What follows belongs to an exercise in optimizing a design on an open flow for small area; a production flow would make more cautious choices.
In this exercise RTL edits were held to simulation tests only and were not proved equivalent to the original.
Power figures rest on the tool's default switching activity, not on a simulated workload.

===== flow/design.v =====
module DEF_MST(
output        HLOCK           ,
output [31:0] HADDR           ,
output [ 2:0] HSIZE           ,
output        HWRITE          ,
output [ 1:0] HTRANS          ,
output [ 2:0] HBURST          ,
output [ 3:0] HPROT           ,
output [31:0] HWDATA          
);
assign        HLOCK      =  1'b0          ;
assign        HADDR      = 32'b0          ;
assign        HTRANS     = 2'b00   ;
assign        HBURST     = 3'b000 ;
assign        HSIZE      = 3'b010    ;
assign        HWRITE     =  1'b0          ;
assign        HPROT      =  4'b0          ;
assign        HWDATA     = 32'b0          ;
endmodule
module DEF_SLV(
input         HCLK           ,  
input         HRST_N         ,  
input         HREADY         ,
input   [ 1:0]HTRANS         ,
input         DefaultSlv     ,
output        HREADY_O       ,
output  [ 1:0]HRESP          ,
output  [31:0]HRDATA         ,
output  [15:0]HSPLIT          
);
reg           iHREADY        ;
reg           iHREADY_O      ;
reg     [ 1:0]iHRESP         ;
reg     [31:0]iHRDATA        ;
reg     [15:0]iHSPLIT        ;
reg     [ 1:0]rHTRANS        ; 
always @(posedge HCLK or negedge HRST_N)
begin
  if (!HRST_N) begin
    rHTRANS <= 2'b00 ;
  end
  else if(HREADY) begin
    rHTRANS <= HTRANS       ;
  end
end
always @(*)
begin
  iHRESP    =  2'b00 ;
  iHREADY   =  iHREADY_O   ;
  iHRDATA   =  32'b0       ;
  iHSPLIT   =  16'b0       ;
  if(DefaultSlv && (rHTRANS == 2'b10 || rHTRANS == 2'b11)) begin
    iHRESP    = 2'b01;
    iHREADY   = ~iHREADY_O  ;
  end
end
always @(posedge HCLK or negedge HRST_N)
begin
  if (!HRST_N) begin
    iHREADY_O <= 1'b1 ;
  end
  else begin
    iHREADY_O <= iHREADY ;
  end
end
assign   HREADY_O =  iHREADY        ;
assign   HRESP    =  iHRESP         ;
assign   HRDATA   =  iHRDATA        ;
assign   HSPLIT   =  iHSPLIT        ;
endmodule
module AHB_ARBITER(
input         HCLK            ,  
input         HRST_N          ,  
input  [15:0] HBUSREQ         ,  
output [15:0] HGRANT          ,  
output        HMASTERLOCK     ,
output [ 3:0] HMASTER         ,
output        DefaultMst      ,
output        DefaultSlv      ,
input         HREADY          ,
input  [ 1:0] HRESP           ,
input  [15:0] HSPLIT          ,
input         HLOCK           ,
input  [ 1:0] HTRANS          ,
input  [ 2:0] HBURST          
);
reg    [15:0] iHGRANT         ;  
reg    [ 3:0] iHMASTER        ;
reg           iDefaultMst     ;
reg           iDefaultSlv     ;
reg    [ 1:0] Q1HTRANS        ;
reg    [ 1:0] Q2HTRANS        ;
reg    [ 1:0] Q3HTRANS        ;
reg    [ 3:0] CurrentMaster   ;
reg    [ 3:0] NextMaster      ;
reg           HlockAddr       ;
reg           HlockData       ;
reg    [15:0] MaskTmp         ;
reg    [15:0] Mask            ;
reg    [15:0] MaskQ           ;
reg    [15:0] BusreqTmp       ;
reg    [15:0] BusreqNoMask    ;
reg           Deadlock        ;
reg    [ 3:0] Beat            ;
reg           RequireArbiter  ;
always @(posedge HCLK or negedge HRST_N) begin
    if (!HRST_N) begin
        Q1HTRANS <= 2'b0 ;
        Q2HTRANS <= 2'b0 ;
        Q3HTRANS <= 2'b0 ;
    end
    else if(HREADY) begin
        Q1HTRANS <= HTRANS   ;
        Q2HTRANS <= Q1HTRANS ;
        Q3HTRANS <= Q2HTRANS ;
    end
end
always @(posedge HCLK or negedge HRST_N) begin
    if (!HRST_N) begin
        HlockAddr <= 1'b0 ;
        HlockData <= 1'b0 ;
    end
    else if(HREADY) begin
        HlockAddr <= HLOCK     ;
        HlockData <= HlockAddr ;
    end
end
always @(posedge HCLK or negedge HRST_N) begin
    if (!HRST_N) begin
        Deadlock <= 1'b0 ;
    end
    else if(Deadlock & (|BusreqNoMask)) begin
        Deadlock <= 1'b0 ;
    end
    else if(HlockData && (HRESP == 2'b11) ) begin
        Deadlock <= 1'b1 ;
    end
end
always @(posedge HCLK or negedge HRST_N) begin
    if (!HRST_N) begin
        iDefaultMst <= 1'b1 ;
    end
    else if(Deadlock | (RequireArbiter & ~(|BusreqNoMask))) begin
        iDefaultMst <= 1'b1 ;
    end
    else if(HREADY & iDefaultMst & (|BusreqNoMask)) begin
        iDefaultMst <= 1'b0 ;
    end
end
always @(posedge HCLK or negedge HRST_N) begin
    if (!HRST_N) begin
        MaskQ <= 16'b0 ;
    end
    else begin
        MaskQ <= Mask  ;
    end
end
always @(*) begin
    MaskTmp = 16'b0 ;
    BusreqTmp = HBUSREQ ;
    if(HRESP == 2'b11) MaskTmp[CurrentMaster] = 1'b1 ;
    if(Deadlock) BusreqTmp[CurrentMaster] = 1'b0 ;
    Mask = (MaskQ | MaskTmp) & ~HSPLIT ;
    BusreqNoMask = HBUSREQ & ~Mask  ;
end
always @(posedge HCLK or negedge HRST_N) begin
    if (!HRST_N) begin
        Beat <= 4'b0 ;
    end
    else begin
        if(HREADY) begin
            if(HTRANS == 2'b00 || HTRANS == 2'b10)  Beat <= 4'b1 ;
            else if(HTRANS == 2'b11)                          Beat <= Beat + 1'b1 ;
        end
    end
end
always @(*) begin
    RequireArbiter = 1'b0 ;
    if(iDefaultMst & ~Deadlock) begin
        RequireArbiter = |BusreqNoMask ;
    end
    else if(~HlockAddr | ~Deadlock) begin
        case(HTRANS) 
            2'b00   : RequireArbiter = 1'b1 ;
            2'b10 : begin
                case(HBURST) 
                    3'b000  : RequireArbiter = 1'b1 ;
                    3'b001    : RequireArbiter = ~HBUSREQ[CurrentMaster] ;
                endcase
            end	
            2'b11    : begin
                case(HBURST)
                    3'b001                   : RequireArbiter = ~HBUSREQ[CurrentMaster] ;
                    3'b011 , 
                    3'b010  : RequireArbiter = (Beat == 3 ) ? 1'b1 : 1'b0 ;
                    3'b101 , 
                    3'b100  : RequireArbiter = (Beat == 7 ) ? 1'b1 : 1'b0 ;
                    3'b111, 
                    3'b110 : RequireArbiter = (Beat == 15) ? 1'b1 : 1'b0 ;
                endcase
            end
        endcase
    end
end
always @(*) begin
    NextMaster = CurrentMaster ;
    if(RequireArbiter) begin
        NextMaster = select_master(iDefaultMst, BusreqNoMask, CurrentMaster) ;
    end
end
always @(posedge HCLK or negedge HRST_N) begin
    if (!HRST_N) begin
        CurrentMaster <= 4'b0 ;
    end
    else if(HREADY) begin
        CurrentMaster <= NextMaster ;
    end
end
always @(*) begin
    iHGRANT = 16'b0 ;
    if(|BusreqNoMask & ~iDefaultMst & ~iDefaultSlv)
        iHGRANT[NextMaster] = 1'b1 ;
end
always @(posedge HCLK or negedge HRST_N) begin
    if (!HRST_N) begin
        iHMASTER <= 4'b0 ;
    end
    else if(HREADY) begin
        iHMASTER <= NextMaster ;
    end
end
always @(posedge HCLK or negedge HRST_N) begin
    if (!HRST_N) begin
        iDefaultSlv <= 1'b1 ;
    end
    else if(HREADY) begin
        iDefaultSlv <= iDefaultMst ;
    end
end
assign  HGRANT      =  iHGRANT         ;  
assign  HMASTER     =  iHMASTER        ;
assign  HMASTERLOCK =  HlockAddr       ;
assign  DefaultMst  =  iDefaultMst     ;
assign  DefaultSlv  =  iDefaultSlv     ;
function [3:0]select_master;
input       default_master;
input [15:0]busreq_no_mask;
input [ 4:0]current_master;
reg   [ 4:0]i,j;
reg   [31:0]busreqx2; 
reg   [15:0]busreq_tmp;
reg   [ 3:0]next_master;
    i = 5'b0 ; j = 5'b0 ;
    busreqx2    = 32'b0 ; 
    busreq_tmp  = 16'b0 ;
    next_master =  4'b0 ;
    if(default_master) begin
        for(i = 0 ; i < 16 ; i = i + 1) begin
            if(busreq_no_mask[i] == 1'b1)
                next_master = i;
            end
    end
    else begin
        busreqx2 = {busreq_no_mask,busreq_no_mask};
        for(i = 0; i<16; i=i+1) begin
            if(i == current_master) begin
                busreq_tmp = busreqx2[i+:16];
                for(j=0;j<16; j=j+1) begin
                    if(busreq_tmp[j] == 1'b1) begin
                        if(current_master + j > 16) begin
                            next_master = i + j - 16;
                        end
                        else begin
                            next_master = i + j;
                        end
                    end
                end
            end
        end
    end
    if(|busreq_no_mask)  select_master = next_master ;
    else                 select_master = current_master ;
endfunction
endmodule
module AHB_MUX(
input         HCLK            , 
input         HRST_N          , 
input         DefaultMst      ,
input         DefaultSlv      ,
input  [ 3:0] HMASTER         ,
output [15:0] HSEL            ,
output [15:0] HBUSREQ         ,
output        HLOCK           ,
output [31:0] HADDR           ,
output [ 2:0] HSIZE           ,
output        HWRITE          ,
output [ 1:0] HTRANS          ,
output [ 2:0] HBURST          ,
output [ 3:0] HPROT           ,
output [31:0] HWDATA          ,
output        HREADY          ,
output [ 1:0] HRESP           ,
output [15:0] HSPLIT          ,
output [31:0] HRDATA          ,
input         M0_HBUSREQ      ,
input         M0_HLOCK        ,
input  [31:0] M0_HADDR        ,
input  [ 2:0] M0_HSIZE        ,
input         M0_HWRITE       ,
input  [ 1:0] M0_HTRANS       ,
input  [ 2:0] M0_HBURST       ,
input  [ 3:0] M0_HPROT        ,
input  [31:0] M0_HWDATA       ,
input         M1_HBUSREQ      ,
input         M1_HLOCK        ,
input  [31:0] M1_HADDR        ,
input  [ 2:0] M1_HSIZE        ,
input         M1_HWRITE       ,
input  [ 1:0] M1_HTRANS       ,
input  [ 2:0] M1_HBURST       ,
input  [ 3:0] M1_HPROT        ,
input  [31:0] M1_HWDATA       ,
input         M2_HBUSREQ      ,
input         M2_HLOCK        ,
input  [31:0] M2_HADDR        ,
input  [ 2:0] M2_HSIZE        ,
input         M2_HWRITE       ,
input  [ 1:0] M2_HTRANS       ,
input  [ 2:0] M2_HBURST       ,
input  [ 3:0] M2_HPROT        ,
input  [31:0] M2_HWDATA       ,
input         M3_HBUSREQ      ,
input         M3_HLOCK        ,
input  [31:0] M3_HADDR        ,
input  [ 2:0] M3_HSIZE        ,
input         M3_HWRITE       ,
input  [ 1:0] M3_HTRANS       ,
input  [ 2:0] M3_HBURST       ,
input  [ 3:0] M3_HPROT        ,
input  [31:0] M3_HWDATA       ,
input         S0_HREADY       ,
input  [ 1:0] S0_HRESP        ,
input  [15:0] S0_HSPLIT       ,
input  [31:0] S0_HRDATA       ,
input         S1_HREADY       ,
input  [ 1:0] S1_HRESP        ,
input  [15:0] S1_HSPLIT       ,
input  [31:0] S1_HRDATA       ,
input         S2_HREADY       ,
input  [ 1:0] S2_HRESP        ,
input  [15:0] S2_HSPLIT       ,
input  [31:0] S2_HRDATA       ,
input         S3_HREADY       ,
input  [ 1:0] S3_HRESP        ,
input  [15:0] S3_HSPLIT       ,
input  [31:0] S3_HRDATA       ,
input         S4_HREADY       ,
input  [ 1:0] S4_HRESP        ,
input  [15:0] S4_HSPLIT       ,
input  [31:0] S4_HRDATA       ,
input         S5_HREADY       ,
input  [ 1:0] S5_HRESP        ,
input  [15:0] S5_HSPLIT       ,
input  [31:0] S5_HRDATA       ,
input         S6_HREADY       ,
input  [ 1:0] S6_HRESP        ,
input  [15:0] S6_HSPLIT       ,
input  [31:0] S6_HRDATA       ,
input         S7_HREADY       ,
input  [ 1:0] S7_HRESP        ,
input  [15:0] S7_HSPLIT       ,
input  [31:0] S7_HRDATA       ,
input         S8_HREADY       ,
input  [ 1:0] S8_HRESP        ,
input  [15:0] S8_HSPLIT       ,
input  [31:0] S8_HRDATA       ,
input         S9_HREADY       ,
input  [ 1:0] S9_HRESP        ,
input  [15:0] S9_HSPLIT       ,
input  [31:0] S9_HRDATA       ,
input         S10_HREADY      ,
input  [ 1:0] S10_HRESP       ,
input  [15:0] S10_HSPLIT      ,
input  [31:0] S10_HRDATA      ,
input         S11_HREADY      ,
input  [ 1:0] S11_HRESP       ,
input  [15:0] S11_HSPLIT      ,
input  [31:0] S11_HRDATA      ,
input         S12_HREADY      ,
input  [ 1:0] S12_HRESP       ,
input  [15:0] S12_HSPLIT      ,
input  [31:0] S12_HRDATA      ,
input         S13_HREADY      ,
input  [ 1:0] S13_HRESP       ,
input  [15:0] S13_HSPLIT      ,
input  [31:0] S13_HRDATA      ,
input         S14_HREADY      ,
input  [ 1:0] S14_HRESP       ,
input  [15:0] S14_HSPLIT      ,
input  [31:0] S14_HRDATA      ,
input         S15_HREADY      ,
input  [ 1:0] S15_HRESP       ,
input  [15:0] S15_HSPLIT      ,
input  [31:0] S15_HRDATA   
);
reg           iHLOCK          ;
reg    [31:0] iHADDR          ;
reg    [ 2:0] iHSIZE          ;
reg           iHWRITE         ;
reg    [ 1:0] iHTRANS         ;
reg    [ 2:0] iHBURST         ;
reg    [ 3:0] iHPROT          ;
reg    [31:0] iHWDATA         ;
reg           iHREADY         ;
reg    [15:0] iHSEL           ;
reg    [15:0] iHSELQ          ;
reg    [ 1:0] iHRESP          ;
reg    [15:0] iHSPLIT         ;
reg    [31:0] iHRDATA         ;
reg    [15:0] iHBUSREQ        ;
reg           DefaultMstQ     ;
wire          DEF_HLOCK       ;
wire   [31:0] DEF_HADDR       ;
wire   [ 2:0] DEF_HSIZE       ;
wire          DEF_HWRITE      ;
wire   [ 1:0] DEF_HTRANS      ;
wire   [ 2:0] DEF_HBURST      ;
wire   [ 3:0] DEF_HPROT       ;
wire   [31:0] DEF_HWDATA      ;
wire          DEF_HREADY      ;
wire   [ 1:0] DEF_HRESP       ;
wire   [15:0] DEF_HSPLIT      ;
wire   [31:0] DEF_HRDATA      ;
reg    [ 3:0]HMASTERQ        ;
always @(posedge HCLK or negedge HRST_N) begin
    if (!HRST_N) begin
        HMASTERQ <= 4'b0    ;
        DefaultMstQ <= 1'b0 ;
    end
    else if(iHREADY) begin
        HMASTERQ <= HMASTER ;
        DefaultMstQ <= DefaultMst ;
    end
end
always @(*) begin
    if(DefaultMst) begin
        iHLOCK   = DEF_HLOCK   ;
        iHADDR   = DEF_HADDR   ; 
        iHSIZE   = DEF_HSIZE   ; 
        iHWRITE  = DEF_HWRITE  ; 
        iHTRANS  = DEF_HTRANS  ; 
        iHBURST  = DEF_HBURST  ; 
        iHPROT   = DEF_HPROT   ; 
    end
    else begin
        case(HMASTER)
            4'b0000 : begin 
                iHLOCK   = M0_HLOCK   ;
                iHADDR   = M0_HADDR   ; 
                iHSIZE   = M0_HSIZE   ; 
                iHWRITE  = M0_HWRITE  ; 
                iHTRANS  = M0_HTRANS  ; 
                iHBURST  = M0_HBURST  ; 
                iHPROT   = M0_HPROT   ; 
            end
            4'b0001 : begin 
                iHLOCK   = M0_HLOCK   ;
                iHADDR   = M1_HADDR   ; 
                iHSIZE   = M1_HSIZE   ; 
                iHWRITE  = M1_HWRITE  ; 
                iHTRANS  = M1_HTRANS  ; 
                iHBURST  = M1_HBURST  ; 
                iHPROT   = M1_HPROT   ; 
            end
            4'b0010 : begin 
                iHLOCK   = M0_HLOCK   ;
                iHADDR   = M2_HADDR   ; 
                iHSIZE   = M2_HSIZE   ; 
                iHWRITE  = M2_HWRITE  ; 
                iHTRANS  = M2_HTRANS  ; 
                iHBURST  = M2_HBURST  ; 
                iHPROT   = M2_HPROT   ; 
            end
            4'b0011 : begin 
                iHLOCK   = M0_HLOCK   ;
                iHADDR   = M3_HADDR   ; 
                iHSIZE   = M3_HSIZE   ; 
                iHWRITE  = M3_HWRITE  ; 
                iHTRANS  = M3_HTRANS  ; 
                iHBURST  = M3_HBURST  ; 
                iHPROT   = M3_HPROT   ; 
            end
            default : begin
                iHLOCK   = DEF_HLOCK  ;
                iHADDR   = DEF_HADDR  ; 
                iHSIZE   = DEF_HSIZE  ; 
                iHWRITE  = DEF_HWRITE ; 
                iHTRANS  = DEF_HTRANS ; 
                iHBURST  = DEF_HBURST ; 
                iHPROT   = DEF_HPROT  ; 
            end
        endcase
    end
end
always @(*) begin
    if(DefaultMstQ) begin
        iHWDATA = DEF_HWDATA     ;
    end
    else begin
        case(HMASTERQ)
            4'b0000 :  iHWDATA = M0_HWDATA   ;
            4'b0001 :  iHWDATA = M1_HWDATA   ;
            4'b0010 :  iHWDATA = M2_HWDATA   ;
            4'b0011 :  iHWDATA = M3_HWDATA   ;
            default :  iHWDATA = DEF_HWDATA  ;
        endcase
    end
end
always @(*) begin
    iHBUSREQ = 16'b0 ;
    iHBUSREQ[0] = M0_HBUSREQ  ;
    iHBUSREQ[1] = M1_HBUSREQ  ;
    iHBUSREQ[2] = M2_HBUSREQ  ;
    iHBUSREQ[3] = M3_HBUSREQ  ;
end
always @(*) begin
    iHSEL = 16'b0 ;
    if(iHADDR) begin
        case(iHADDR[31:31 - 3]) 
            4'b0000 :  iHSEL[ 0] =  1'b1 ;
            4'b0001 :  iHSEL[ 1] =  1'b1 ;
            4'b0010 :  iHSEL[ 2] =  1'b1 ;
            4'b0011 :  iHSEL[ 3] =  1'b1 ;
            4'b0100 :  iHSEL[ 4] =  1'b1 ;
            4'b0101 :  iHSEL[ 5] =  1'b1 ;
            4'b0110 :  iHSEL[ 6] =  1'b1 ;
            4'b0111 :  iHSEL[ 7] =  1'b1 ;
            4'b1000 :  iHSEL[ 8] =  1'b1 ;
            4'b1001 :  iHSEL[ 9] =  1'b1 ;
            4'b1010:  iHSEL[10] =  1'b1 ;
            4'b1011:  iHSEL[11] =  1'b1 ;
            4'b1100:  iHSEL[12] =  1'b1 ;
            4'b1101:  iHSEL[13] =  1'b1 ;
            4'b1110:  iHSEL[14] =  1'b1 ;
            4'b1111:  iHSEL[15] =  1'b1 ;
            default        :  iHSEL     = 16'b0 ;
        endcase
    end
end
always @(posedge HCLK or negedge HRST_N) begin
    if (!HRST_N) begin
        iHSELQ <= 16'b0 ;
    end
    else if(iHREADY) begin
        iHSELQ <= iHSEL ;
    end
end
always @(*) begin
    if(DefaultSlv) begin
        iHREADY     =   DEF_HREADY   ;
        iHRESP      =   DEF_HRESP    ;
        iHRDATA     =   DEF_HRDATA   ;
    end
    else begin
        case(iHSELQ) 
            16'b0000_0000_0000_0001  :  begin
                iHREADY     =   S0_HREADY   ;
                iHRESP      =   S0_HRESP    ;
                iHRDATA     =   S0_HRDATA   ;
            end
            16'b0000_0000_0000_0010  :  begin
                iHREADY     =   S1_HREADY   ;
                iHRESP      =   S1_HRESP    ;
                iHRDATA     =   S1_HRDATA   ;
            end
            16'b0000_0000_0000_0100  :  begin
                iHREADY     =   S2_HREADY   ;
                iHRESP      =   S2_HRESP    ;
                iHRDATA     =   S2_HRDATA   ;
            end
            16'b0000_0000_0000_1000  :  begin
                iHREADY     =   S3_HREADY   ;
                iHRESP      =   S3_HRESP    ;
                iHRDATA     =   S3_HRDATA   ;
            end
            16'b0000_0000_0001_0000  :  begin
                iHREADY     =   S4_HREADY   ;
                iHRESP      =   S4_HRESP    ;
                iHRDATA     =   S4_HRDATA   ;
            end
            16'b0000_0000_0010_0000  :  begin
                iHREADY     =   S5_HREADY   ;
                iHRESP      =   S5_HRESP    ;
                iHRDATA     =   S5_HRDATA   ;
            end
            16'b0000_0000_0100_0000  :  begin
                iHREADY     =   S6_HREADY   ;
                iHRESP      =   S6_HRESP    ;
                iHRDATA     =   S6_HRDATA   ;
            end
            16'b0000_0000_1000_0000  :  begin
                iHREADY     =   S7_HREADY   ;
                iHRESP      =   S7_HRESP    ;
                iHRDATA     =   S7_HRDATA   ;
            end
            16'b0000_0001_0000_0000  :  begin
                iHREADY     =   S8_HREADY   ;
                iHRESP      =   S8_HRESP    ;
                iHRDATA     =   S8_HRDATA   ;
            end
            16'b0000_0010_0000_0000  :  begin
                iHREADY     =   S9_HREADY   ;
                iHRESP      =   S9_HRESP    ;
                iHRDATA     =   S9_HRDATA   ;
            end
            16'b0000_0100_0000_0000  :  begin
                iHREADY     =   S10_HREADY  ;
                iHRESP      =   S10_HRESP   ;
                iHRDATA     =   S10_HRDATA  ;
            end
            16'b0000_1000_0000_0000  :  begin
                iHREADY     =   S11_HREADY  ;
                iHRESP      =   S11_HRESP   ;
                iHRDATA     =   S11_HRDATA  ;
            end
            16'b0001_0000_0000_0000  :  begin
                iHREADY     =   S12_HREADY  ;
                iHRESP      =   S12_HRESP   ;
                iHRDATA     =   S12_HRDATA  ;
            end
            16'b0010_0000_0000_0000  :  begin
                iHREADY     =   S13_HREADY  ;
                iHRESP      =   S13_HRESP   ;
                iHRDATA     =   S13_HRDATA  ;
            end
            16'b0100_0000_0000_0000  :  begin
                iHREADY     =   S14_HREADY  ;
                iHRESP      =   S14_HRESP   ;
                iHRDATA     =   S14_HRDATA  ;
            end
            16'b1000_0000_0000_0000  :  begin
                iHREADY     =   S15_HREADY  ;
                iHRESP      =   S15_HRESP   ;
                iHRDATA     =   S15_HRDATA  ;
            end
            default        :  begin
                iHREADY     =   DEF_HREADY  ;
                iHRESP      =   DEF_HRESP   ;
                iHRDATA     =   DEF_HRDATA  ;
            end
        endcase
    end
end
always @(*) begin
    iHSPLIT = DEF_HSPLIT | S0_HSPLIT | S1_HSPLIT | S2_HSPLIT | S3_HSPLIT 
                         | S4_HSPLIT | S5_HSPLIT | S6_HSPLIT | S7_HSPLIT 
                         | S8_HSPLIT | S9_HSPLIT | S10_HSPLIT| S11_HSPLIT 
                         | S12_HSPLIT| S13_HSPLIT| S14_HSPLIT| S15_HSPLIT  ;
end
assign   HSEL       =   iHSEL       ;
assign   HBUSREQ    =   iHBUSREQ    ;
assign   HLOCK      =   iHLOCK      ;
assign   HADDR      =   iHADDR      ;
assign   HSIZE      =   iHSIZE      ;
assign   HWRITE     =   iHWRITE     ;
assign   HTRANS     =   iHTRANS     ;
assign   HBURST     =   iHBURST     ;
assign   HPROT      =   iHPROT      ;
assign   HWDATA     =   iHWDATA     ;
assign   HREADY     =   iHREADY     ;
assign   HRESP      =   iHRESP      ;
assign   HSPLIT     =   iHSPLIT     ;
assign   HRDATA     =   iHRDATA     ;
DEF_MST DEFAULT_MASTER(
    .HLOCK     (DEF_HLOCK   )     ,
    .HADDR     (DEF_HADDR   )     ,
    .HSIZE     (DEF_HSIZE   )     ,
    .HWRITE    (DEF_HWRITE  )     ,
    .HTRANS    (DEF_HTRANS  )     ,
    .HBURST    (DEF_HBURST  )     ,
    .HPROT     (DEF_HPROT   )     ,
    .HWDATA    (DEF_HWDATA  )     
    );
DEF_SLV U_DEF_SLV (
    .HCLK      (HCLK        )     , 
    .HRST_N    (HRST_N      )     , 
    .HTRANS    (iHTRANS     )     ,
    .HREADY    (iHREADY     )     ,
    .DefaultSlv(DefaultSlv  )     ,
    .HREADY_O  (DEF_HREADY  )     ,
    .HRESP     (DEF_HRESP   )     ,
    .HRDATA    (DEF_HRDATA  )     ,
    .HSPLIT    (DEF_HSPLIT  )      
    );
endmodule
module AHB(
input         HCLK            , 
input         HRST_N          , 
output [15:0] HSEL            ,
output [ 3:0] HMASTER         ,
output        HMASTERLOCK     ,
output [31:0] HADDR           ,
output [ 2:0] HSIZE           ,
output        HWRITE          ,
output [ 1:0] HTRANS          ,
output [ 2:0] HBURST          ,
output [ 3:0] HPROT           ,
output [31:0] HWDATA          ,
output [15:0] HGRANT          ,
output [ 1:0] HRESP           ,
output [15:0] HSPLIT          ,
output [31:0] HRDATA          ,
output        HREADY          ,
input         M0_HBUSREQ      ,
input         M0_HLOCK        ,
input  [31:0] M0_HADDR        ,
input  [ 2:0] M0_HSIZE        ,
input         M0_HWRITE       ,
input  [ 1:0] M0_HTRANS       ,
input  [ 2:0] M0_HBURST       ,
input  [ 3:0] M0_HPROT        ,
input  [31:0] M0_HWDATA       ,
input         M1_HBUSREQ      ,
input         M1_HLOCK        ,
input  [31:0] M1_HADDR        ,
input  [ 2:0] M1_HSIZE        ,
input         M1_HWRITE       ,
input  [ 1:0] M1_HTRANS       ,
input  [ 2:0] M1_HBURST       ,
input  [ 3:0] M1_HPROT        ,
input  [31:0] M1_HWDATA       ,
input         M2_HBUSREQ      ,
input         M2_HLOCK        ,
input  [31:0] M2_HADDR        ,
input  [ 2:0] M2_HSIZE        ,
input         M2_HWRITE       ,
input  [ 1:0] M2_HTRANS       ,
input  [ 2:0] M2_HBURST       ,
input  [ 3:0] M2_HPROT        ,
input  [31:0] M2_HWDATA       ,
input         M3_HBUSREQ      ,
input         M3_HLOCK        ,
input  [31:0] M3_HADDR        ,
input  [ 2:0] M3_HSIZE        ,
input         M3_HWRITE       ,
input  [ 1:0] M3_HTRANS       ,
input  [ 2:0] M3_HBURST       ,
input  [ 3:0] M3_HPROT        ,
input  [31:0] M3_HWDATA       ,
input         S0_HREADY       ,
input  [ 1:0] S0_HRESP        ,
input  [15:0] S0_HSPLIT       ,
input  [31:0] S0_HRDATA       ,
input         S1_HREADY       ,
input  [ 1:0] S1_HRESP        ,
input  [15:0] S1_HSPLIT       ,
input  [31:0] S1_HRDATA       ,
input         S2_HREADY       ,
input  [ 1:0] S2_HRESP        ,
input  [15:0] S2_HSPLIT       ,
input  [31:0] S2_HRDATA       ,
input         S3_HREADY       ,
input  [ 1:0] S3_HRESP        ,
input  [15:0] S3_HSPLIT       ,
input  [31:0] S3_HRDATA       ,
input         S4_HREADY       ,
input  [ 1:0] S4_HRESP        ,
input  [15:0] S4_HSPLIT       ,
input  [31:0] S4_HRDATA       ,
input         S5_HREADY       ,
input  [ 1:0] S5_HRESP        ,
input  [15:0] S5_HSPLIT       ,
input  [31:0] S5_HRDATA       ,
input         S6_HREADY       ,
input  [ 1:0] S6_HRESP        ,
input  [15:0] S6_HSPLIT       ,
input  [31:0] S6_HRDATA       ,
input         S7_HREADY       ,
input  [ 1:0] S7_HRESP        ,
input  [15:0] S7_HSPLIT       ,
input  [31:0] S7_HRDATA       ,
input         S8_HREADY       ,
input  [ 1:0] S8_HRESP        ,
input  [15:0] S8_HSPLIT       ,
input  [31:0] S8_HRDATA       ,
input         S9_HREADY       ,
input  [ 1:0] S9_HRESP        ,
input  [15:0] S9_HSPLIT       ,
input  [31:0] S9_HRDATA       ,
input         S10_HREADY      ,
input  [ 1:0] S10_HRESP       ,
input  [15:0] S10_HSPLIT      ,
input  [31:0] S10_HRDATA      ,
input         S11_HREADY      ,
input  [ 1:0] S11_HRESP       ,
input  [15:0] S11_HSPLIT      ,
input  [31:0] S11_HRDATA      ,
input         S12_HREADY      ,
input  [ 1:0] S12_HRESP       ,
input  [15:0] S12_HSPLIT      ,
input  [31:0] S12_HRDATA      ,
input         S13_HREADY      ,
input  [ 1:0] S13_HRESP       ,
input  [15:0] S13_HSPLIT      ,
input  [31:0] S13_HRDATA      ,
input         S14_HREADY      ,
input  [ 1:0] S14_HRESP       ,
input  [15:0] S14_HSPLIT      ,
input  [31:0] S14_HRDATA      ,
input         S15_HREADY      ,
input  [ 1:0] S15_HRESP       ,
input  [15:0] S15_HSPLIT      ,
input  [31:0] S15_HRDATA   
);
wire   [15:0] wHSEL           ;
wire   [ 3:0] wHMASTER        ;
wire          wHMASTERLOCK    ;
wire   [31:0] wHADDR          ;
wire   [ 2:0] wHSIZE          ;
wire          wHWRITE         ;
wire   [ 1:0] wHTRANS         ;
wire   [ 2:0] wHBURST         ;
wire   [ 3:0] wHPROT          ;
wire   [31:0] wHWDATA         ;
wire   [15:0] wHGRANT         ;
wire   [ 1:0] wHRESP          ;
wire   [15:0] wHSPLIT         ;
wire   [31:0] wHRDATA         ;
wire          wHREADY         ;
wire          wDefaultSlv     ;
wire          wDefaultMst     ;
wire   [15:0] wHBUSREQ        ;
wire          wHLOCK          ;
AHB_ARBITER U_AHB_ARBITER(
    .HCLK         (HCLK          )   ,  
    .HRST_N       (HRST_N        )   ,  
    .HBUSREQ      (wHBUSREQ      )   ,  
    .HGRANT       (wHGRANT       )   ,  
    .HMASTERLOCK  (wHMASTERLOCK  )   ,
    .HMASTER      (wHMASTER      )   ,
    .DefaultMst   (wDefaultMst   )   ,
    .DefaultSlv   (wDefaultSlv   )   ,
    .HREADY       (wHREADY       )   ,
    .HRESP        (wHRESP        )   ,
    .HSPLIT       (wHSPLIT       )   ,
    .HLOCK        (wHLOCK        )   ,
    .HTRANS       (wHTRANS       )   ,
    .HBURST       (wHBURST       )   
    );
AHB_MUX U_AHB_MUX(
    .HCLK         (HCLK          )   , 
    .HRST_N       (HRST_N        )   , 
    .DefaultMst   (wDefaultMst   )   ,
    .DefaultSlv   (wDefaultSlv   )   ,
    .HMASTER      (wHMASTER      )   ,
    .HSEL         (wHSEL         )   ,
    .HBUSREQ      (wHBUSREQ      )   ,
    .HLOCK        (wHLOCK        )   ,
    .HADDR        (wHADDR        )   ,
    .HSIZE        (wHSIZE        )   ,
    .HWRITE       (wHWRITE       )   ,
    .HTRANS       (wHTRANS       )   ,
    .HBURST       (wHBURST       )   ,
    .HPROT        (wHPROT        )   ,
    .HWDATA       (wHWDATA       )   ,
    .HREADY       (wHREADY       )   ,
    .HRESP        (wHRESP        )   ,
    .HSPLIT       (wHSPLIT       )   ,
    .HRDATA       (wHRDATA       )   ,
    .M0_HBUSREQ   (M0_HBUSREQ    )   ,
    .M0_HLOCK     (M0_HLOCK      )   ,
    .M0_HADDR     (M0_HADDR      )   ,
    .M0_HSIZE     (M0_HSIZE      )   ,
    .M0_HWRITE    (M0_HWRITE     )   ,
    .M0_HTRANS    (M0_HTRANS     )   ,
    .M0_HBURST    (M0_HBURST     )   ,
    .M0_HPROT     (M0_HPROT      )   ,
    .M0_HWDATA    (M0_HWDATA     )   ,
    .M1_HBUSREQ   (M1_HBUSREQ    )   ,
    .M1_HLOCK     (M1_HLOCK      )   ,
    .M1_HADDR     (M1_HADDR      )   ,
    .M1_HSIZE     (M1_HSIZE      )   ,
    .M1_HWRITE    (M1_HWRITE     )   ,
    .M1_HTRANS    (M1_HTRANS     )   ,
    .M1_HBURST    (M1_HBURST     )   ,
    .M1_HPROT     (M1_HPROT      )   ,
    .M1_HWDATA    (M1_HWDATA     )   ,
    .M2_HBUSREQ   (M2_HBUSREQ    )   ,
    .M2_HLOCK     (M2_HLOCK      )   ,
    .M2_HADDR     (M2_HADDR      )   ,
    .M2_HSIZE     (M2_HSIZE      )   ,
    .M2_HWRITE    (M2_HWRITE     )   ,
    .M2_HTRANS    (M2_HTRANS     )   ,
    .M2_HBURST    (M2_HBURST     )   ,
    .M2_HPROT     (M2_HPROT      )   ,
    .M2_HWDATA    (M2_HWDATA     )   ,
    .M3_HBUSREQ   (M3_HBUSREQ    )   ,
    .M3_HLOCK     (M3_HLOCK      )   ,
    .M3_HADDR     (M3_HADDR      )   ,
    .M3_HSIZE     (M3_HSIZE      )   ,
    .M3_HWRITE    (M3_HWRITE     )   ,
    .M3_HTRANS    (M3_HTRANS     )   ,
    .M3_HBURST    (M3_HBURST     )   ,
    .M3_HPROT     (M3_HPROT      )   ,
    .M3_HWDATA    (M3_HWDATA     )   ,
    .S0_HREADY    (S0_HREADY     )   ,
    .S0_HRESP     (S0_HRESP      )   ,
    .S0_HSPLIT    (S0_HSPLIT     )   ,
    .S0_HRDATA    (S0_HRDATA     )   ,
    .S1_HREADY    (S1_HREADY     )   ,
    .S1_HRESP     (S1_HRESP      )   ,
    .S1_HSPLIT    (S1_HSPLIT     )   ,
    .S1_HRDATA    (S1_HRDATA     )   ,
    .S2_HREADY    (S2_HREADY     )   ,
    .S2_HRESP     (S2_HRESP      )   ,
    .S2_HSPLIT    (S2_HSPLIT     )   ,
    .S2_HRDATA    (S2_HRDATA     )   ,
    .S3_HREADY    (S3_HREADY     )   ,
    .S3_HRESP     (S3_HRESP      )   ,
    .S3_HSPLIT    (S3_HSPLIT     )   ,
    .S3_HRDATA    (S3_HRDATA     )   ,
    .S4_HREADY    (S4_HREADY     )   ,
    .S4_HRESP     (S4_HRESP      )   ,
    .S4_HSPLIT    (S4_HSPLIT     )   ,
    .S4_HRDATA    (S4_HRDATA     )   , 
    .S5_HREADY    (S5_HREADY     )   ,
    .S5_HRESP     (S5_HRESP      )   ,
    .S5_HSPLIT    (S5_HSPLIT     )   ,
    .S5_HRDATA    (S5_HRDATA     )   , 
    .S6_HREADY    (S6_HREADY     )   ,
    .S6_HRESP     (S6_HRESP      )   ,
    .S6_HSPLIT    (S6_HSPLIT     )   ,
    .S6_HRDATA    (S6_HRDATA     )   , 
    .S7_HREADY    (S7_HREADY     )   ,
    .S7_HRESP     (S7_HRESP      )   ,
    .S7_HSPLIT    (S7_HSPLIT     )   ,
    .S7_HRDATA    (S7_HRDATA     )   , 
    .S8_HREADY    (S8_HREADY     )   ,
    .S8_HRESP     (S8_HRESP      )   ,
    .S8_HSPLIT    (S8_HSPLIT     )   ,
    .S8_HRDATA    (S8_HRDATA     )   , 
    .S9_HREADY    (S9_HREADY     )   ,
    .S9_HRESP     (S9_HRESP      )   ,
    .S9_HSPLIT    (S9_HSPLIT     )   ,
    .S9_HRDATA    (S9_HRDATA     )   , 
    .S10_HREADY   (S10_HREADY    )   ,
    .S10_HRESP    (S10_HRESP     )   ,
    .S10_HSPLIT   (S10_HSPLIT    )   ,
    .S10_HRDATA   (S10_HRDATA    )   , 
    .S11_HREADY   (S11_HREADY    )   ,
    .S11_HRESP    (S11_HRESP     )   ,
    .S11_HSPLIT   (S11_HSPLIT    )   ,
    .S11_HRDATA   (S11_HRDATA    )   , 
    .S12_HREADY   (S12_HREADY    )   ,
    .S12_HRESP    (S12_HRESP     )   ,
    .S12_HSPLIT   (S12_HSPLIT    )   ,
    .S12_HRDATA   (S12_HRDATA    )   , 
    .S13_HREADY   (S13_HREADY    )   ,
    .S13_HRESP    (S13_HRESP     )   ,
    .S13_HSPLIT   (S13_HSPLIT    )   ,
    .S13_HRDATA   (S13_HRDATA    )   , 
    .S14_HREADY   (S14_HREADY    )   ,
    .S14_HRESP    (S14_HRESP     )   ,
    .S14_HSPLIT   (S14_HSPLIT    )   ,
    .S14_HRDATA   (S14_HRDATA    )   , 
    .S15_HREADY   (S15_HREADY    )   ,
    .S15_HRESP    (S15_HRESP     )   ,
    .S15_HSPLIT   (S15_HSPLIT    )   ,
    .S15_HRDATA   (S15_HRDATA    )   
    );
assign   HSEL         =  wHSEL         ;
assign   HMASTER      =  wHMASTER      ;
assign   HMASTERLOCK  =  wHMASTERLOCK  ;
assign   HADDR        =  wHADDR        ;
assign   HSIZE        =  wHSIZE        ;
assign   HWRITE       =  wHWRITE       ;
assign   HTRANS       =  wHTRANS       ;
assign   HBURST       =  wHBURST       ;
assign   HPROT        =  wHPROT        ;
assign   HWDATA       =  wHWDATA       ;
assign   HGRANT       =  wHGRANT       ;
assign   HRESP        =  wHRESP        ;
assign   HSPLIT       =  wHSPLIT       ;
assign   HRDATA       =  wHRDATA       ;
assign   HREADY       =  wHREADY       ;
endmodule

===== flow/run.sh =====
#!/bin/bash
# synth_recipe.tcl (not shown) runs the flow's synth.tcl, then flattens the netlist and writes it again
# the make line also repeats each setting of config.mk as NAME=value (left out here)
make -C /OpenROAD-flow-scripts/flow DESIGN_CONFIG=/design/flow/config.mk WORK_HOME=/design/flow/orfs CLKGATE_MAP_FILE= SYNTH_SCRIPT=/design/flow/synth_recipe.tcl finish

===== flow/config.mk =====
export PLATFORM = sky130hd
export DESIGN_NAME = AHB
export DESIGN_NICKNAME = AHB
export VERILOG_FILES = /design/flow/design.v
export SDC_FILE = /design/flow/constraint.sdc
export NUM_CORES = 4
export LEC_CHECK = 0
export CAP_MARGIN = 20
export CORE_AREA = 5 5 455 455
export DIE_AREA = 0 0 460 460
export SLEW_MARGIN = 20

===== flow/constraint.sdc =====
create_clock -name core_clock -period 8.5 [get_ports {HCLK}]
set_input_delay 1.7000 -clock core_clock [delete_from_list [all_inputs] [get_ports {HCLK}]]
set_output_delay 1.7000 -clock core_clock [all_outputs]
set_load 0.01 [all_outputs]

==> images/congestion.png <==
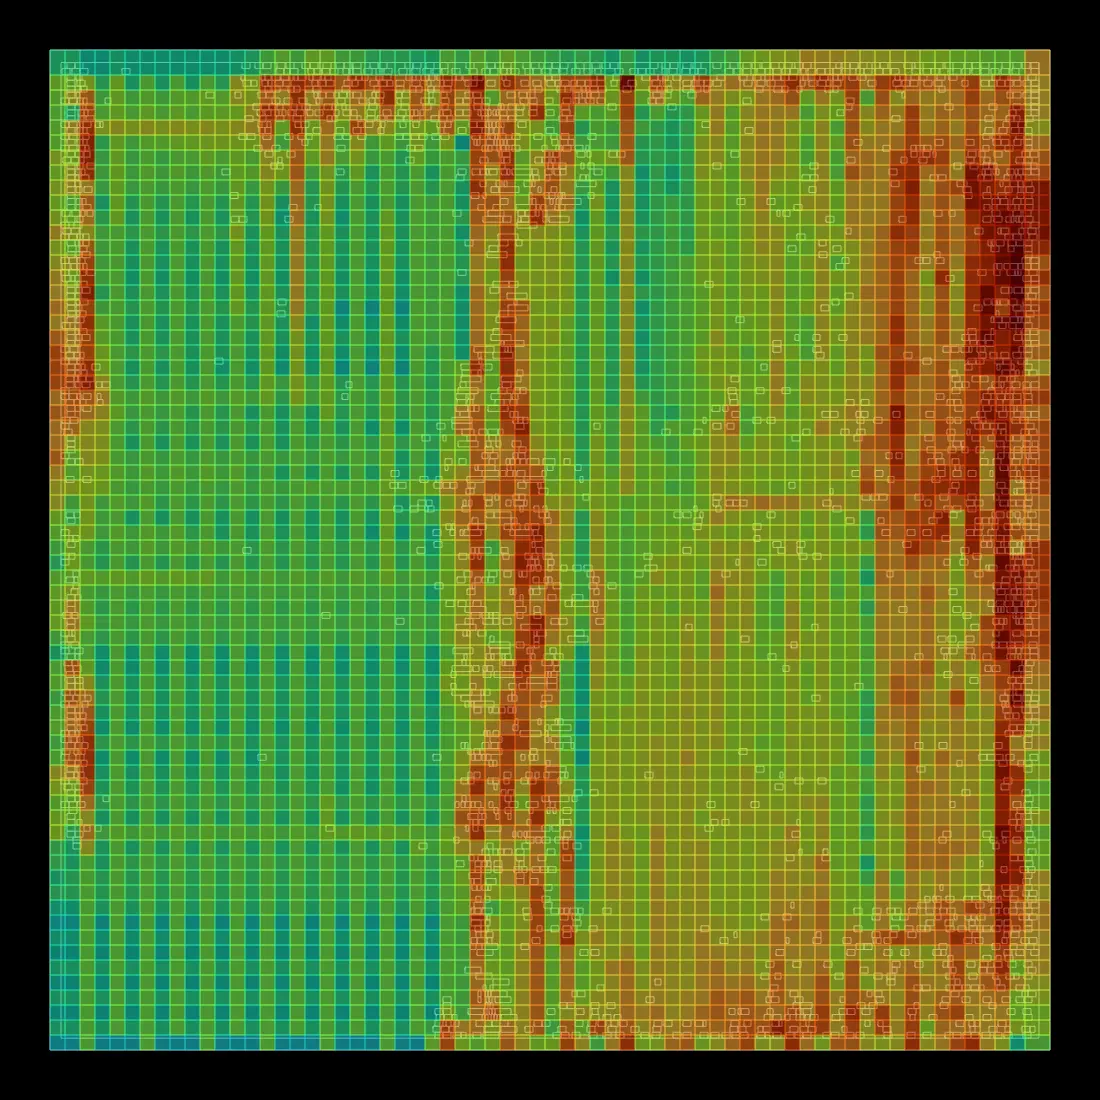
drt wl/cell: 39.8 microns
most used routing layer: met2
Util after Layout: 12.9%
GRT Util Overall: 18.6%

==> images/clk_routes.png <==
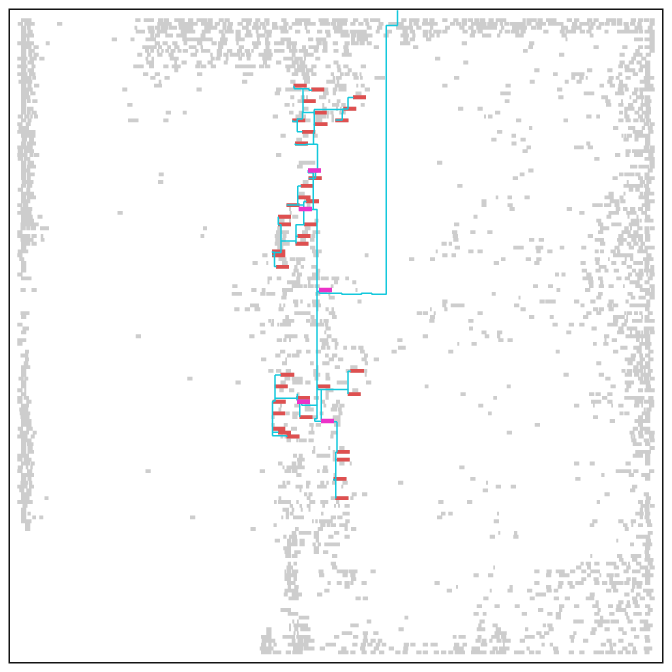
[cyan] clock wires | length: 1030 microns
[magenta] clock drivers | count: 5
[red] flip-flops | count: 40
routed clock nets	6

==> images/layer_met2.png <==
The bar under the picture is 100 microns long.
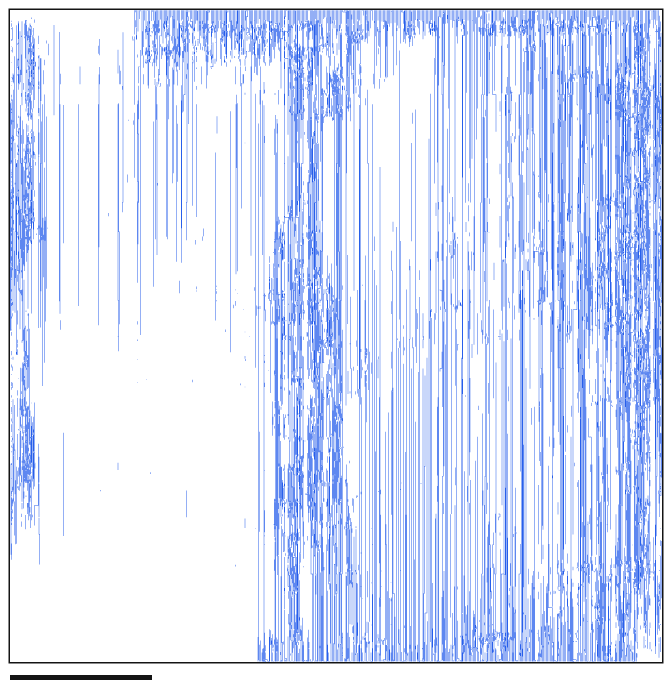
longest straight run	391 microns
main direction	vertical
nets with wire on the layer	3271
wire length on this layer	112 mm
share of all routed wire	53%

==> flow_summary.toml <==
[routing]
routed_wirelength_microns = 210000
drtIter0Drc = 2310
vias = 19380
postRouteAntennaNets = 0
first_pass_iters = 7

[setup_path]
critical_path.endpoint = "HGRANT[8]"
r2r-start = "U_AHB_ARBITER.iHMASTER[1]"
startpoint = "M3_HBUSREQ"
end_kind = "output port"
cp.arrival_ns = 6.45
critPathMaxFanout = 7
crit_type = "input port to output port"
worst_setup_path_start_kind = "input port"
r2r_slack_ns = 3.66

[sta]
finalSetupViolCount = 0
finalHoldViolCount = 0
min_period_ns = 8.15
min_period_over_period_pct = 95.9
slew_headroom_pct = 25.0
worst_slew_pin_slew_ns = 1.13
slew_viol_final = 0
grt_setup_unrepaired = "false"
fin_skew_ns = 0.0140

[clocking]
tritoncts = "built"
clockBufferDepth = 2
clk_pin_slew_ns = 0.06
ctsResizeCount = 0
holdBufCountCts = 0
numCtsBuffers = 5
post_cts_buffers = 0

[power]
intPower_w = 0.000787
p_comb_share_pct = 63.1
leakagePower_nw = 8.20
p_total_w = 0.00106
p_per_area_nw_per_um2 = 40.7
irDropWorstVdd_mv = 0.0554
power_frac_clock_pct = 18.9
power.switching_w = 0.000272

[final_layout]
area_growth_pct = 193
seqCellArea_sq_um = 1000
multi_input_area_sq_um = 7410
drive_above_1_share_pct = 7.88
fill_cells = 23203

[floorplanning]
die-area_sq_um = 212000
die_h_microns = 460
num_io_pins = 1299
core_sq_um = 202000

[global_route]
grt_max_degree = 41
grt_overflow = 0
grt_pass1_wl_microns = 247000

[yosys]
synth.distinct_cells = 85
yosys.area.top_type_share_pct = 16.6
yosys_warnings = 3
synthTopCellsByArea = "a22oi_1, dfrtp_1, a222oi_1, nor4_1, nand2_1"
synth-edff-count = 0
yosysTopAreaCell = "a22oi_1"
syn_area_per_cell_sq_um = 7.16
netlist_instances = 1237
synth-main-ff-cell = "dfrtp_1"
netlist_area_sq_um = 8860
yosysMostFrequentCell = "a22oi_1"
yosysSeqAreaShare_pct = 11.3

[outcome]
run_status = "no timing/DRC/antenna violations"

[place]
io_buffers = 1295
dp_hpwl_microns = 189000

[worst_hold_path]
hold_class = "flip-flop to flip-flop"
## cell usage in the layout, fill, tap and decap left out, types with 37 or more instances in the layout
| master | netlist | final |
|---|---|---|
| nand2_1 | 134 | 134 |
| buf_4 | 3 | 86 |
| dfrtp_1 | 37 | 37 |
| a21oi_1 | 81 | 81 |
| clkdlybuf4s50_1 | 0 | 1278 |
| a22o_1 | 53 | 53 |
| a31oi_1 | 44 | 44 |
| nor2_1 | 70 | 67 |
| a222oi_1 | 64 | 64 |
| a22oi_1 | 196 | 196 |
| diode_2 | 0 | 96 |
| nor4_1 | 84 | 80 |
| a221oi_1 | 48 | 45 |
## power by group through the flow
stage	Sequential (W)	Combinational (W)	Clock, W
after floorplan	0.000194	0.0000435	0
after global placement	0.000194	0.000658	0
after detailed placement	0.000194	0.000660	0
after CTS	0.000190	0.000665	0.000205
after global routing	0.000190	0.000691	0.000209
final	0.000190	0.000668	0.000200
## per-layer routing
layer	wire (microns)	track usage [%]	vias up
met4	10200	7.81	96
met3	20000	6.65	558
met5	625	0	-
met1	67500	17.7	9219
met2	112000	35.9	1621
li1	-	-	7886
## flip-flops by register name, summed over array words and instances (netlist names), 4 cells and up
| name | cells |
|---|---|
| U_AHB_ARBITER.Beat | 4 |
| U_AHB_ARBITER.MaskQ | 4 |
| U_AHB_ARBITER.iHMASTER | 4 |
| U_AHB_MUX.HMASTERQ | 4 |
| U_AHB_MUX.iHSELQ | 16 |
## metrics by stage
stage	std cells	setup slack (ns)	cell area, sq um	util, %
final	5269	0.351	26000	12.9
after global routing	5235	0.0760	25900	12.8
after CTS	5169	0.257	25700	12.7
after detailed placement	5162	0.257	25600	12.7
after global placement	5160	0.219	25600	12.7
after floorplan	1237	1.64	8860	-
## final cells by class
type | instances | share of cell area [%]
clock inverter | 2 | 0.0481
inverter | 17 | 0.245
sequential | 40 | 3.86
multi-input combinational | 1054 | 28.5
tap | 2672 | 12.9
clock buffer | 5 | 0.481
timing repair buffer | 1383 | 53.1
antenna | 96 | 0.924
## worst max-delay path: stages
cell,delay (ns)
clkdlybuf4s50_1,0.50
mux4_2,0.68
a2111oi_0,0.48
o22ai_1,0.17
o211ai_1,0.12
nand2_1,0.28
a21o_1,0.37
nor2_2,0.32
mux2_4,0.38
ha_1,0.27
or4_1,0.57
nor4_1,0.33
buf_4,0.18
buf_12,0.09
## kinds of logic (layout without fill, tap and decap cells)
kind of cell,Yosys count,count (layout),synth area share [%]
XOR/XNOR,8,8,0.791
flip-flops,40,40,11.3
multiplexers,21,21,2.81
AND/OR/NAND/NOR,446,446,28.0
adder cells (fa/ha/maj),9,9,1.27
other,0,96,0
buffers and inverters,143,1407,6.47
AO/OA/AOI/OAI,570,570,49.3
## worst min-delay path by stage
stage | from | to | slack (ns) | cells past startpoint
after global routing | U_AHB_MUX.U_DEF_SLV.rHTRANS[1] | U_AHB_MUX.U_DEF_SLV.rHTRANS[1] | 0.52 | 1
after CTS | U_AHB_MUX.U_DEF_SLV.rHTRANS[1] | U_AHB_MUX.U_DEF_SLV.rHTRANS[1] | 0.50 | 1
after floorplan | U_AHB_ARBITER.Deadlock | U_AHB_ARBITER.iDefaultMst | 0.45 | 2
final | U_AHB_MUX.U_DEF_SLV.rHTRANS[1] | U_AHB_MUX.U_DEF_SLV.rHTRANS[1] | 0.49 | 1
after detailed placement | U_AHB_MUX.U_DEF_SLV.rHTRANS[1] | U_AHB_MUX.U_DEF_SLV.rHTRANS[1] | 0.48 | 1
after global placement | U_AHB_MUX.U_DEF_SLV.rHTRANS[1] | U_AHB_MUX.U_DEF_SLV.rHTRANS[1] | 0.47 | 1

separate check: timing with driven ports:
Ports are ideal in the flow. The routed layout listed here was re-timed in OpenROAD.
Step 1 sets driving cells, clkbuf_16 on the clock port and buf_2 on the other inputs (assumed; they add their load-dependent delay and slew).
Step 2 adds t to the input delays and takes it off the output delays; t is the mean of the earliest and latest rising clock arrival at the registers after step 1. Input paths then give back, and output paths get back, about the clock's delay inside the block.
Three values: ideal, step 1, step 2; two values: the first two.
t, ns: 0.373
slack for setup (ns): 0.351 / 0.294 / 0.294
worst setup path at the end: input to output
worst data-port slew with drivers (ns): 0.40
cell pins on the clock port's net: 1
After both steps this run still meets setup and hold. The setup slack of this run moves by -0.057 ns with the drivers and by -0.057 ns with both steps.
